This is an optimization exercise on Yosys and OpenROAD, whose aim is small area, a short achievable clock period and few clock cycles, not a production implementation. Only simulation tests tie the RTL to the original design; equivalence was not proved. Some runs may be left out. An edit can pass the tests and still lose a function that they never use.

==> flow/design.v <==
module fp_mult(A,B,clk,reset,C,done,flow);
    input [31:0] A,B;
    input clk;
    input reset;
    output [31:0] C;
    output done;
    output [1:0] flow;
    parameter step1 = 3'b000;
    parameter step2 = 3'b001;
    parameter step3 = 3'b010;
    parameter step4 = 3'b011;
    parameter step5 = 3'b100;
    parameter step6 = 3'b101;
    parameter step7 = 3'b110;
    parameter step8 = 3'b111;
    parameter normal = 2'b00;
    parameter overflow = 2'b01;
    parameter underflow = 2'b10;
    reg [2:0] state;
    reg [1:0] r_flow;
    reg r_done;
    reg c1_out;
    reg [8:0] c2_out;
    reg [47:0] c3_out_b;
    reg [24:0] c3_out_s;
    reg [23:0] a_mult, b_mult;
    reg start;
    wire [47:0] c_mult;
    wire done_mult;
    wire a1_in = A[31];
    wire b1_in = B[31];
    wire [7:0] a2_in = A[30:23];
    wire [7:0] b2_in = B[30:23];
    wire [22:0] a3_in = A[22:0];
    wire [22:0] b3_in = B[22:0];
    assign flow = r_flow;
    assign done = r_done;
    assign C = {c1_out, c2_out[7:0], c3_out_s[22:0]};
    bit24_mult mult(a_mult, b_mult, clk, reset, start, c_mult, done_mult);
    always @(posedge clk)
    begin
        if (reset)
        begin
            r_flow <= 2'b00;
            r_done <= 1'b0;
            c1_out <= 1'b0;
            c2_out <= 9'b0;
            c3_out_s <= 25'b0;
            c3_out_b <= 48'b0;
            a_mult <= 24'b0;
            b_mult <= 24'b0;
            start <= 1'b0;
			state <= step1;
        end 
        else
        begin
            case (state)
                step1:
                begin
                    if (a2_in + b2_in < 127)
                    begin
                    r_flow <= 2'b10;
                    state <= step8;
                    end
                    else
                    begin
                    state <= step2;
                    end
                end
                step2:
                begin
                    c1_out <= a1_in ^ b1_in;
                    c2_out <= a2_in + b2_in - 127;
                    a_mult <= {1'b1, a3_in};
                    b_mult <= {1'b1, b3_in};
                    start <= 1'b1;
                    state <= step3;
                end
                step3:
                begin
                    if (done_mult)
                    begin
                        c3_out_b <= c_mult;
                        state <= step4;
                    end
                    start <= 1'b0;
                end
                step4:
                begin
                    if (c3_out_b[47])
                    begin
                        c3_out_b <= c3_out_b >> 1;
                        c2_out <= c2_out + 1;
                    end
                    state <= step5;
                end
                step5:
                begin
                    if (c2_out >= 255)
                    begin
		                r_flow <= 2'b01;
                        state <= step8;
                    end
                    else
                    begin
                        if (c3_out_b[22])
                        begin
                            c3_out_s <= c3_out_b[47:23] + 1;
                            state <= step6;
                        end
                        else 
                        begin
                            c3_out_s <= c3_out_b[47:23];
                            state <= step7;
                        end
                    end
                end
                step6: 
                begin
                    c3_out_b <= {c3_out_s, 23'b0};
                    state <= step4;
                end
                step7: r_done <= 1'b1;
                step8:
                begin
                    c1_out <= 1'b0;
                    c2_out <= 9'b0;
                    c3_out_s <= 25'b0;
                    state <= step7;
                end
            endcase
        end
    end
endmodule
module bit24_mult(A,B,clk,reset,start,C,done);
    input [23:0] A,B;
    input clk;
    input start, reset;
    output [47:0] C;
    output done;
    parameter step1 = 2'b00;
    parameter step2 = 2'b01;
    parameter step3 = 2'b10;
    reg [1:0] state;
    reg [5:0] counter;
    reg r_done;
    reg [47:0] r_c;
    reg [23:0] P, PA;
    reg[23:0] a_add, b_add;
    reg cin;
    wire [23:0] c_add;
    wire cout_add;
    assign C = r_c;
    assign done = r_done;
    bit24_select_adder adder(a_add, b_add, cin, c_add, cout_add);
    always@(posedge clk)
    begin
        if (reset)
        begin
            counter <= 0;
            r_done <= 1'b0;
            P <= 24'b0;
            PA <= 24'b0;
            a_add <= 24'b0;
            b_add <= 24'b0;
            cin <= 1'b0;
            state <= step1;
        end
        else
        begin
            case (state)
                step1:
                begin
                    if (start)
                    begin
                    counter <= 0;
                    P <= 24'b0;
                    PA <= A;
                    state <= step2;
                    end
                end
                step2:
                begin
                    if (counter == 24)
                    begin
                        r_c <= {P, PA};
                        r_done <= 1'b1;
                        state <= step1;
                    end
                    else
                    begin
                        counter <= counter + 1;
                        a_add <= {24{PA[0]}} & B;
                        b_add <= P[23:0];
                        state <= step3;
                    end
                end
                step3:
                begin
                    P <= {cout_add, c_add[23:1]};
                    PA <= {c_add[0], PA[23:1]};
                    state <= step2;
                end
            endcase
        end
    end
endmodule
module bit24_select_adder(A,B,CIN,C,COUT);
    input [23:0] A,B;
    input CIN;
    output [23:0] C;
    output COUT;
    wire [5:0] TC;
    bit4_select_adder adder1(A[3:0],B[3:0],C[3:0],CIN,TC[0]);
    bit4_select_adder adder2(A[7:4],B[7:4],C[7:4],TC[0],TC[1]);
    bit4_select_adder adder3(A[11:8],B[11:8],C[11:8],TC[1],TC[2]);
    bit4_select_adder adder4(A[15:12],B[15:12],C[15:12],TC[2],TC[3]);
    bit4_select_adder adder5(A[19:16],B[19:16],C[19:16],TC[3],TC[4]);
    bit4_select_adder adder6(A[23:20],B[23:20],C[23:20],TC[4],TC[5]);
    assign COUT = TC[5];
endmodule
module bit4_select_adder(A,B,C,CIN,COUT);
    input [3:0] A,B;
    input CIN;
    output [3:0] C;
    output COUT;
    wire COUTG,COUTV;
    wire [3:0] CG,CV;
    parameter GROUND = 1'b0;
    parameter VDD = 1'b1;
    bit4_adder adder1(A,B,CG,GROUND,COUTG);
    bit4_adder adder2(A,B,CV,VDD,COUTV);
    adder_mux mux1(CG[0],CV[0],CIN,C[0]);
    adder_mux mux2(CG[1],CV[1],CIN,C[1]);
    adder_mux mux3(CG[2],CV[2],CIN,C[2]);
    adder_mux mux4(CG[3],CV[3],CIN,C[3]);
    adder_mux mux5(COUTG,COUTV,CIN,COUT);
endmodule
module adder_mux(CG,CV,CIN,C);
    input CG,CV,CIN;
    output C;
    assign C = (CIN) ? CV : CG;
endmodule 
module bit4_adder(A,B,C,CIN,COUT);
    input [3:0] A,B;
    input CIN;
    output [3:0] C;
    output COUT;
    wire [2:0] TC;
    full_adder adder1(A[0],B[0],C[0],CIN,TC[0]);
    full_adder adder2(A[1],B[1],C[1],TC[0],TC[1]);
    full_adder adder3(A[2],B[2],C[2],TC[1],TC[2]);
    full_adder adder4(A[3],B[3],C[3],TC[2],COUT);
endmodule
module full_adder(A,B,C,CIN,COUT);
    input A,B,CIN;
    output C,COUT;
    assign C = A ^ B ^ CIN;
    assign COUT = (A & B) | (A & CIN) | (B & CIN);
endmodule
==> flow/run.sh <==
#!/bin/bash
# synth_recipe.tcl (not shown) runs the flow's synth.tcl, then flattens the netlist and writes it again
# the make line also repeats each setting of config.mk as NAME=value (left out here)
make -C /OpenROAD-flow-scripts/flow DESIGN_CONFIG=/design/flow/config.mk WORK_HOME=/design/flow/orfs CLKGATE_MAP_FILE= SYNTH_SCRIPT=/design/flow/synth_recipe.tcl finish
==> flow/config.mk <==
export PLATFORM = sky130hd
export DESIGN_NAME = fp_mult
export DESIGN_NICKNAME = fp_mult
export VERILOG_FILES = /design/flow/design.v
export SDC_FILE = /design/flow/constraint.sdc
export NUM_CORES = 4
export LEC_CHECK = 0
export CAP_MARGIN = 20
export CORE_MARGIN = 2
export CORE_UTILIZATION = 40
export SLEW_MARGIN = 20
==> flow/constraint.sdc <==
create_clock -name core_clock -period 5.0 [get_ports {clk}]
set_input_delay 1.0000 -clock core_clock [delete_from_list [all_inputs] [get_ports {clk}]]
set_output_delay 1.0000 -clock core_clock [all_outputs]
set_load 0.01 [all_outputs]
==> run notes, run 1 <==
Setup-failing EPs final=0; crit path DAT=4.86 ns; Root Driver=clkbuf_16; final wirelength=26,200 um; Final ANT Viol Nets=0; post-layout min period=4.40 ns; worst reg2reg endpoint=mult.P[21]; worst-path fanout max=4; synthesized area=0.0115 mm^2; Gate Count Post-Synth=1,376; I/O Pins=101; critical path required time=5.47 ns; Worst-Margin Slew=1.02 ns; Sum Neg Setup Slack=0 ns; initial antenna violation count=0; top cell type's share of synthesized area=38.3%; Max stage delay on crit path=0.52 ns; most frequent CP cell=fa_1; predominant post-synthesis flop cell=dfxtp_1; Yosys top cell by area=dfxtp_1; vias in the first global route=8,616; met2 Usage GRT=26.5%; Antenna Cells=0; post-CTS setup buffer count=0; DP HPWL=17,500 um; reg2reg start=mult.a_add[0]; total CTS buffers=27; first-pass GRT wire length=43,500 um; Initial Utilization=40.4%; Clk Latency, worst-skew pair=0.53 ns; Hold Startpoint=mult.a_add[1]; CP Class=reg -> reg; Syn Nets=1,487; DRT Pass-1 Iters=5; RSZ-0062 raised after global routing=false; grt met1 use=25.4%; drt initial violations=543; outcome=complete, no violations; post-synthesis xor/xnor area fraction=3.81%; Synth Area in Compound Gates=18.2%; CTS tree=built; sequential share of the synthesized area=45.1%; worst relative slew slack=31.5%; final hold violation count=0; cell row count=62; die area=0.0301 mm^2; Peak Freq=0.227 GHz; PortBufs=100
Testbench counts for the RTL of run 1, summed over its fixed seeds: cycles 140,472.
==> run 1: cells by family after synthesis <==
family,after synthesis
xor+xnor,50
simple gates,543
flops,246
fa+ha+maj,45
compound gates,315
mux,10
buf+inv,167
==> run 1: worst max path at each step <==
| stage | to | cells after the start |
|---|---|---|
| after detailed placement | state[1] | 16 |
| after floorplan | mult.P[21] | 14 |
| after CTS | mult.P[21] | 14 |
| after global routing | mult.P[21] | 14 |
| after global placement | state[1] | 16 |
| final | mult.P[21] | 14 |
==> run 1: worst min-delay path, stage by stage, from the launching register on <==
cell and delay, ns:
dfxtp_1 0.31, nand2_1 0.05, a21oi_1 0.05
==> run 1: per-stage QoR <==
stage          std cells  cell area, um^2  setup slack, ns  hold slack (ns)
3_5_place_dp        1757            12600            0.456            0.443
3_3_place_gp        1756            12600            0.540            0.441
6_report            1806            13500            0.604            0.448
2_1_floorplan       1376            11500            0.868            0.422
4_1_cts             1806            13500            0.605            0.451
5_1_grt             1806            13500            0.394            0.477
==> run 1: metal layers <==
metal,share of wire (%),routed length [um]
met5,0,0
met4,1.4,373
met3,4.0,1060
met2,43,11300
met1,51,13400
==> run 1: flip-flops by register name, summed over array words and instances, names as in the netlist <==
name / flops
r_done: 1
mult.r_c: 26
b_mult: 24
mult.PA: 24
c2_out: 9
c1_out: 1
start: 1
mult.counter: 6
mult.a_add: 24
a_mult: 23
mult.r_done: 1
c3_out_s: 25
mult.P: 24
c3_out_b: 26
r_flow: 2
mult.b_add: 24
state: 3
mult.state: 2
==> run 1: cell usage after synthesis (2+ instances only) <==
cell type and instances:
a211oi_1 22, a21boi_0 2, a21o_1 2, a21oi_1 136
a221oi_1 3, a22oi_1 42, a311oi_1 45, a31oi_1 2
a32oi_1 2, and3_1 11, and4_1 4, buf_1 6
buf_4 32, clkbuf_1 80, dfxtp_1 220, edfxtp_1 26
fa_1 4, ha_1 41, inv_1 48, mux2_2 2
mux2i_1 7, nand2_1 271, nand2b_1 8, nand3_1 45
nand3b_1 2, nand4_1 7, nor2_1 141, nor2b_1 6
nor3_1 14, nor3b_1 7, nor4_1 2, nor4b_1 2
o211ai_1 2, o21a_1 5, o21ai_0 28, o221a_2 2
o221ai_1 3, o22a_1 4, o22ai_1 3, o32ai_1 2
or2_2 7, or3_1 9, or4_1 2, xnor2_1 30
xor2_1 20
==> run 1: cell type report <==
class,count,area [um^2]
Clock buffer,34,742
Clock inverter,15,184
Fill cell,2794,15000
Inverter,49,184
Multi-Input combinational cell,963,5600
Sequential cell,246,5180
Tap cell,384,480
Timing Repair Buffer,115,1130
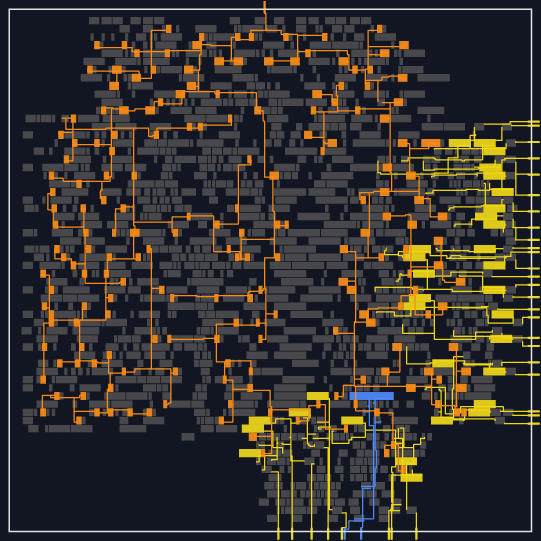
Run 1: I/O nets highlighted
Scale: 3 px per um.
orange -> reset  # bits 1, direction input, edge top, end cells 194, buffers 3, wire 1,940 um
yellow -> C  # bits 32, direction output, edge 24 right, 8 bottom, end cells 32, buffers 32, wire 1,440 um
blue -> flow  # bits 2, direction output, edge bottom, end cells 2, buffers 2, wire 121 um

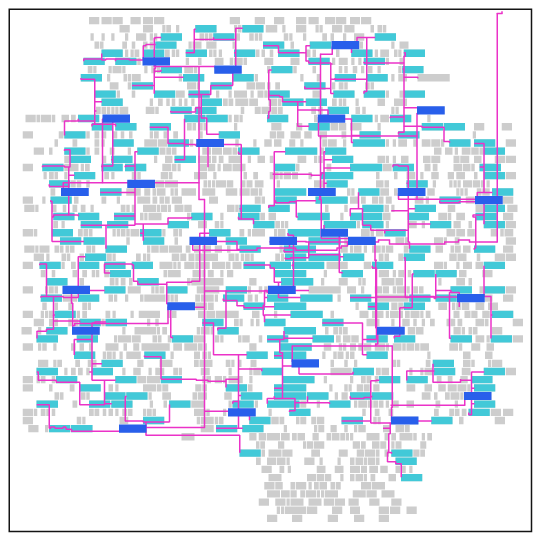
Run 1: clock wires, drivers and flops
Scale: 3 px per um.
magenta -> clock wires  # length 3,060 um
cyan -> flip-flops  # count 246
blue -> clock drivers  # count 27
routed clock nets = 28
flops lie = widely spread

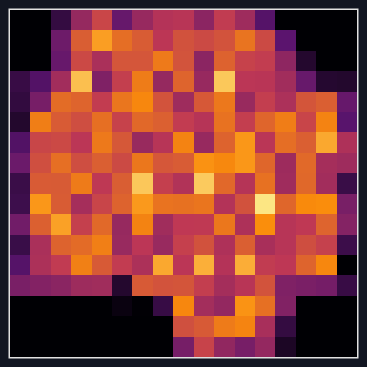
Run 1: cell area per tile
Scale: 2 px per um. The die is cut into 17 by 17 equal tiles; black is low, pale yellow is high, 0 to 100% covered.
fullest tile = 95%
nearly empty tiles = 16%
tiles over 75% full = 6.6%
emptiest ninth of the die = bottom left
mean over tiles = 43%

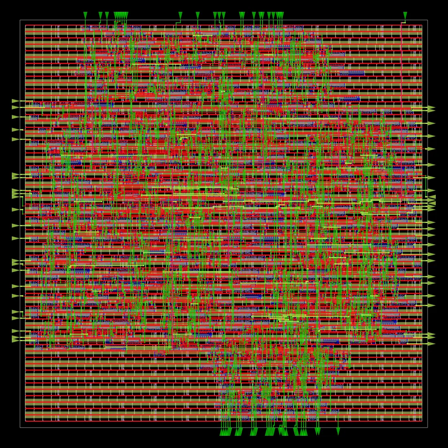
Run 1: routing view
Routed met1 length: 13,400 um
metal3 WL: 1060 um
GRT Util Overall: 17.1%
met2 wire len: 11,300 um

Run 1, wiring by layer:
Scale: 2 px per um. Two of the layers only.
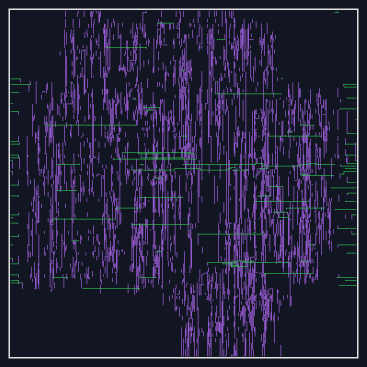

## Run 2: large edit since run 1, in outline
flow/design.v: 260 -> 1028 lines; modules unchanged: 0
  fp_mult: edited, 134 -> 1028 lines
  removed: bit24_mult, bit24_select_adder, bit4_select_adder, adder_mux, bit4_adder, full_adder
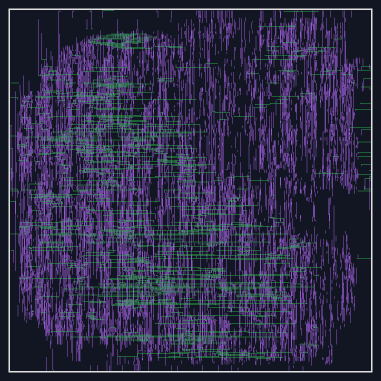
Run 2: wiring by layer
Scale: 1.5 px per um. Two of the layers only.
purple -> metal 2  # wire length 41.7 mm
green -> metal 3  # wire length 9,480 um

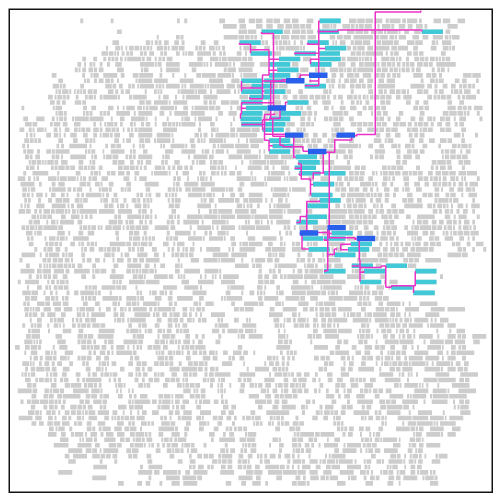
Run 2: clock wires, drivers and flops
Scale: 2 px per um.
cyan -> flip-flops  # count 63
magenta -> clock wires  # length 915 um
blue -> clock drivers  # count 9
routed clock nets = 10

==> run 2 against run 1 <==
The layout now fails its checks (setup timing). Via count grew to 2.8 times the previous value. Worst hold slack better by 0.68 ns. Flip-flop and latch count shrank 183. Synthesized cell count rose by 120%.
==> run notes, run 2 <==
Max stage delay on crit path=0.50 ns; worst-path fanout max=5; worst relative slew slack=55.6%; first-pass GRT wire length=146,000 um; RSZ-0062 raised after global routing=true; drt initial violations=2,908; placed insts=4,205; I/O Pins=101; critical path required time=4.00 ns; pre-CTS WS=-2.59 ns; cell row count=86; Setup-failing EPs final=34; total CTS buffers=9; outcome=complete, but fails checks; top cell type's share of synthesized area=22.7%; GRT Util Overall=32.8%; DP Area=0.0285 mm^2; CTS tree=built; Initial Utilization=40.6%; Yosys top cell by area=fa_1; CP Class=reg -> out; Gate Count Post-Synth=3,035; vias in the first global route=24,292; initial antenna violation count=2; Post-synth top cells=a21oi_1, inv_1, clkbuf_1, fa_1, nor2_1; hold slack=1.13 ns; DP HPWL=77,100 um; PortBufs=99; final hold violation count=0; Hold Startpoint=reset; post-layout min period=7.44 ns; startpoint types=flop; crit path DAT=6.44 ns; die area=0.0580 mm^2; violated checks=setup timing; most numerous cell in the Yosys netlist=a21oi_1; FFs w/ async S/R, synth=0%; predominant post-synthesis flop cell=edfxtp_1; Finished Layout Cells=4,295; Final ANT Viol Nets=0; sequential share of the synthesized area=8.44%; Regs by FF count=r_c: 26 flops, r_s: 26 flops, r_esum: 9 flops; DRT Pass-1 Iters=6; fin nets=3,970; final wirelength=97,900 um; Syn Nets=3,464; synthesized area=0.0224 mm^2; Peak Freq=0.134 GHz; Final WS setup=-2.44 ns; Root Driver=clkbuf_16; Worst-Margin Slew=0.658 ns; Final Instance Area=0.0309 mm^2
Testbench counts for the RTL of run 2, summed over its fixed seeds: cycles 2,400.
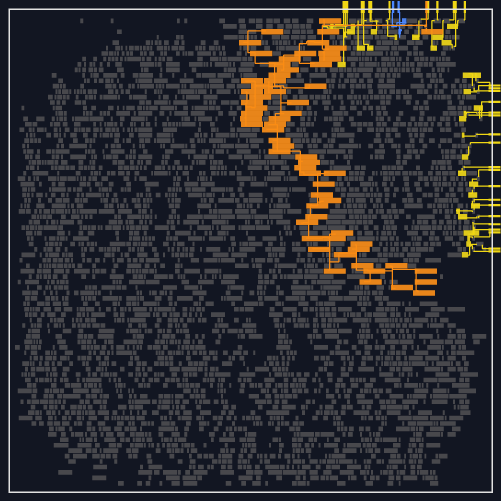
Run 2: I/O nets highlighted
Scale: 2 px per um.
orange -> reset  # bits 1, direction input, edge top, end cells 63, buffers 2, wire 566 um
blue -> flow  # bits 2, direction output, edge top, end cells 2, buffers 2, wire 35.5 um
yellow -> C  # bits 32, direction output, edge 19 right, 13 top, end cells 32, buffers 32, wire 533 um

==> run 2: cell families (layout without fill, tap and decap cells) <==
group | after synthesis | count (layout) | share of synthesized area, %
AND/OR/NAND/NOR | 640 | 642 | 12.8
AO/OA/AOI/OAI | 1186 | 1186 | 33.8
buffers and inverters | 657 | 1166 | 11.1
multiplexers | 9 | 9 | 0.413
flip-flops | 63 | 63 | 8.44
adder cells (fa/ha/maj) | 388 | 388 | 29.9
other | 1 | 2 | 0.0167
XOR/XNOR | 91 | 91 | 3.56
==> run 2: cell type report <==
class	count	area (um^2)
diodes	1	2.50
clock buffers	9	225
clock inverters	7	73.8
fillers	5194	24300
inverters	311	1200
multi-input cells	2317	19500
flip-flops and latches	63	1890
well taps	748	936
repair buffers	838	7060
repair inverters	1	6.26
==> run 2: worst max path at each step <==
| stage | from | to | slack, ns | depth (start not counted) |
|---|---|---|---|---|
| 2_1_floorplan | r_cin | C[19] | -2.10 | 29 |
| 3_3_place_gp | r_cin | C[11] | -2.47 | 29 |
| 3_5_place_dp | r_cin | C[11] | -2.59 | 29 |
| 4_1_cts | r_s[0] | C[11] | -2.45 | 30 |
| 5_1_grt | r_s[6] | C[14] | -2.71 | 32 |
| 6_report | r_s[22] | C[14] | -2.44 | 33 |
==> run 2: timing repair <==
action | 4_1_cts | 5_1_grt
cloned | 4 | 5
buffers inserted | 43 | 32
gates resized for setup | 437 | 188
setup endpoints to repair | 61 | 52
pin swaps | 88 | 89
==> run 2: stage by stage <==
step                      TNS, ns
after floorplan            -66.81
after global placement     -98.44
after detailed placement  -102.10
after CTS                  -75.66
after global routing       -81.63
final                      -73.59
==> run 2: metal layers <==
| layer | share of wire [%] | global-route usage, % | routed length, um | vias up |
|---|---|---|---|---|
| met1 | 44 | 48.3 | 43400 | 12556 |
| li1 | - | - | - | 11787 |
| met4 | 3.3 | 9.03 | 3270 | 0 |
| met5 | 0 | 0 | 0 | - |
| met2 | 43 | 49.3 | 41700 | 1373 |
| met3 | 9.7 | 5.60 | 9480 | 190 |

[static timing again, ports no longer ideal]
How much do the figures lean on ideal ports? The routed layouts below were timed once more, with nothing changed but the port constraints. Step 1 sets driving cells, clkbuf_16 on the clock port and buf_2 on the other inputs (assumed; they add their load-dependent delay and slew). Step 2 moves the port delays by t, midway between the first and last clock arrival at a register: inputs arrive t later, outputs are due t later. That takes back most of the time a late clock gives input paths. Three values: ideal, step 1, step 2; two values: the first two.
| run | shift t [ns] | setup slack, ns | worst hold slack (ns) | worst slew at a driven data input, ns |
|---|---|---|---|---|
| run 1 | 0.569 | 0.604 / 0.604 / 0.416 | 0.448 / 0.448 / 0.448 | 0.04 |
| run 2 | 0.369 | -2.441 / -2.483 / -2.113 | 1.131 / 1.110 / 1.480 | 0.13 |
For run 1, which loses most, drivers alone change the setup slack by 0.000 ns; drivers and shift together by -0.188 ns.
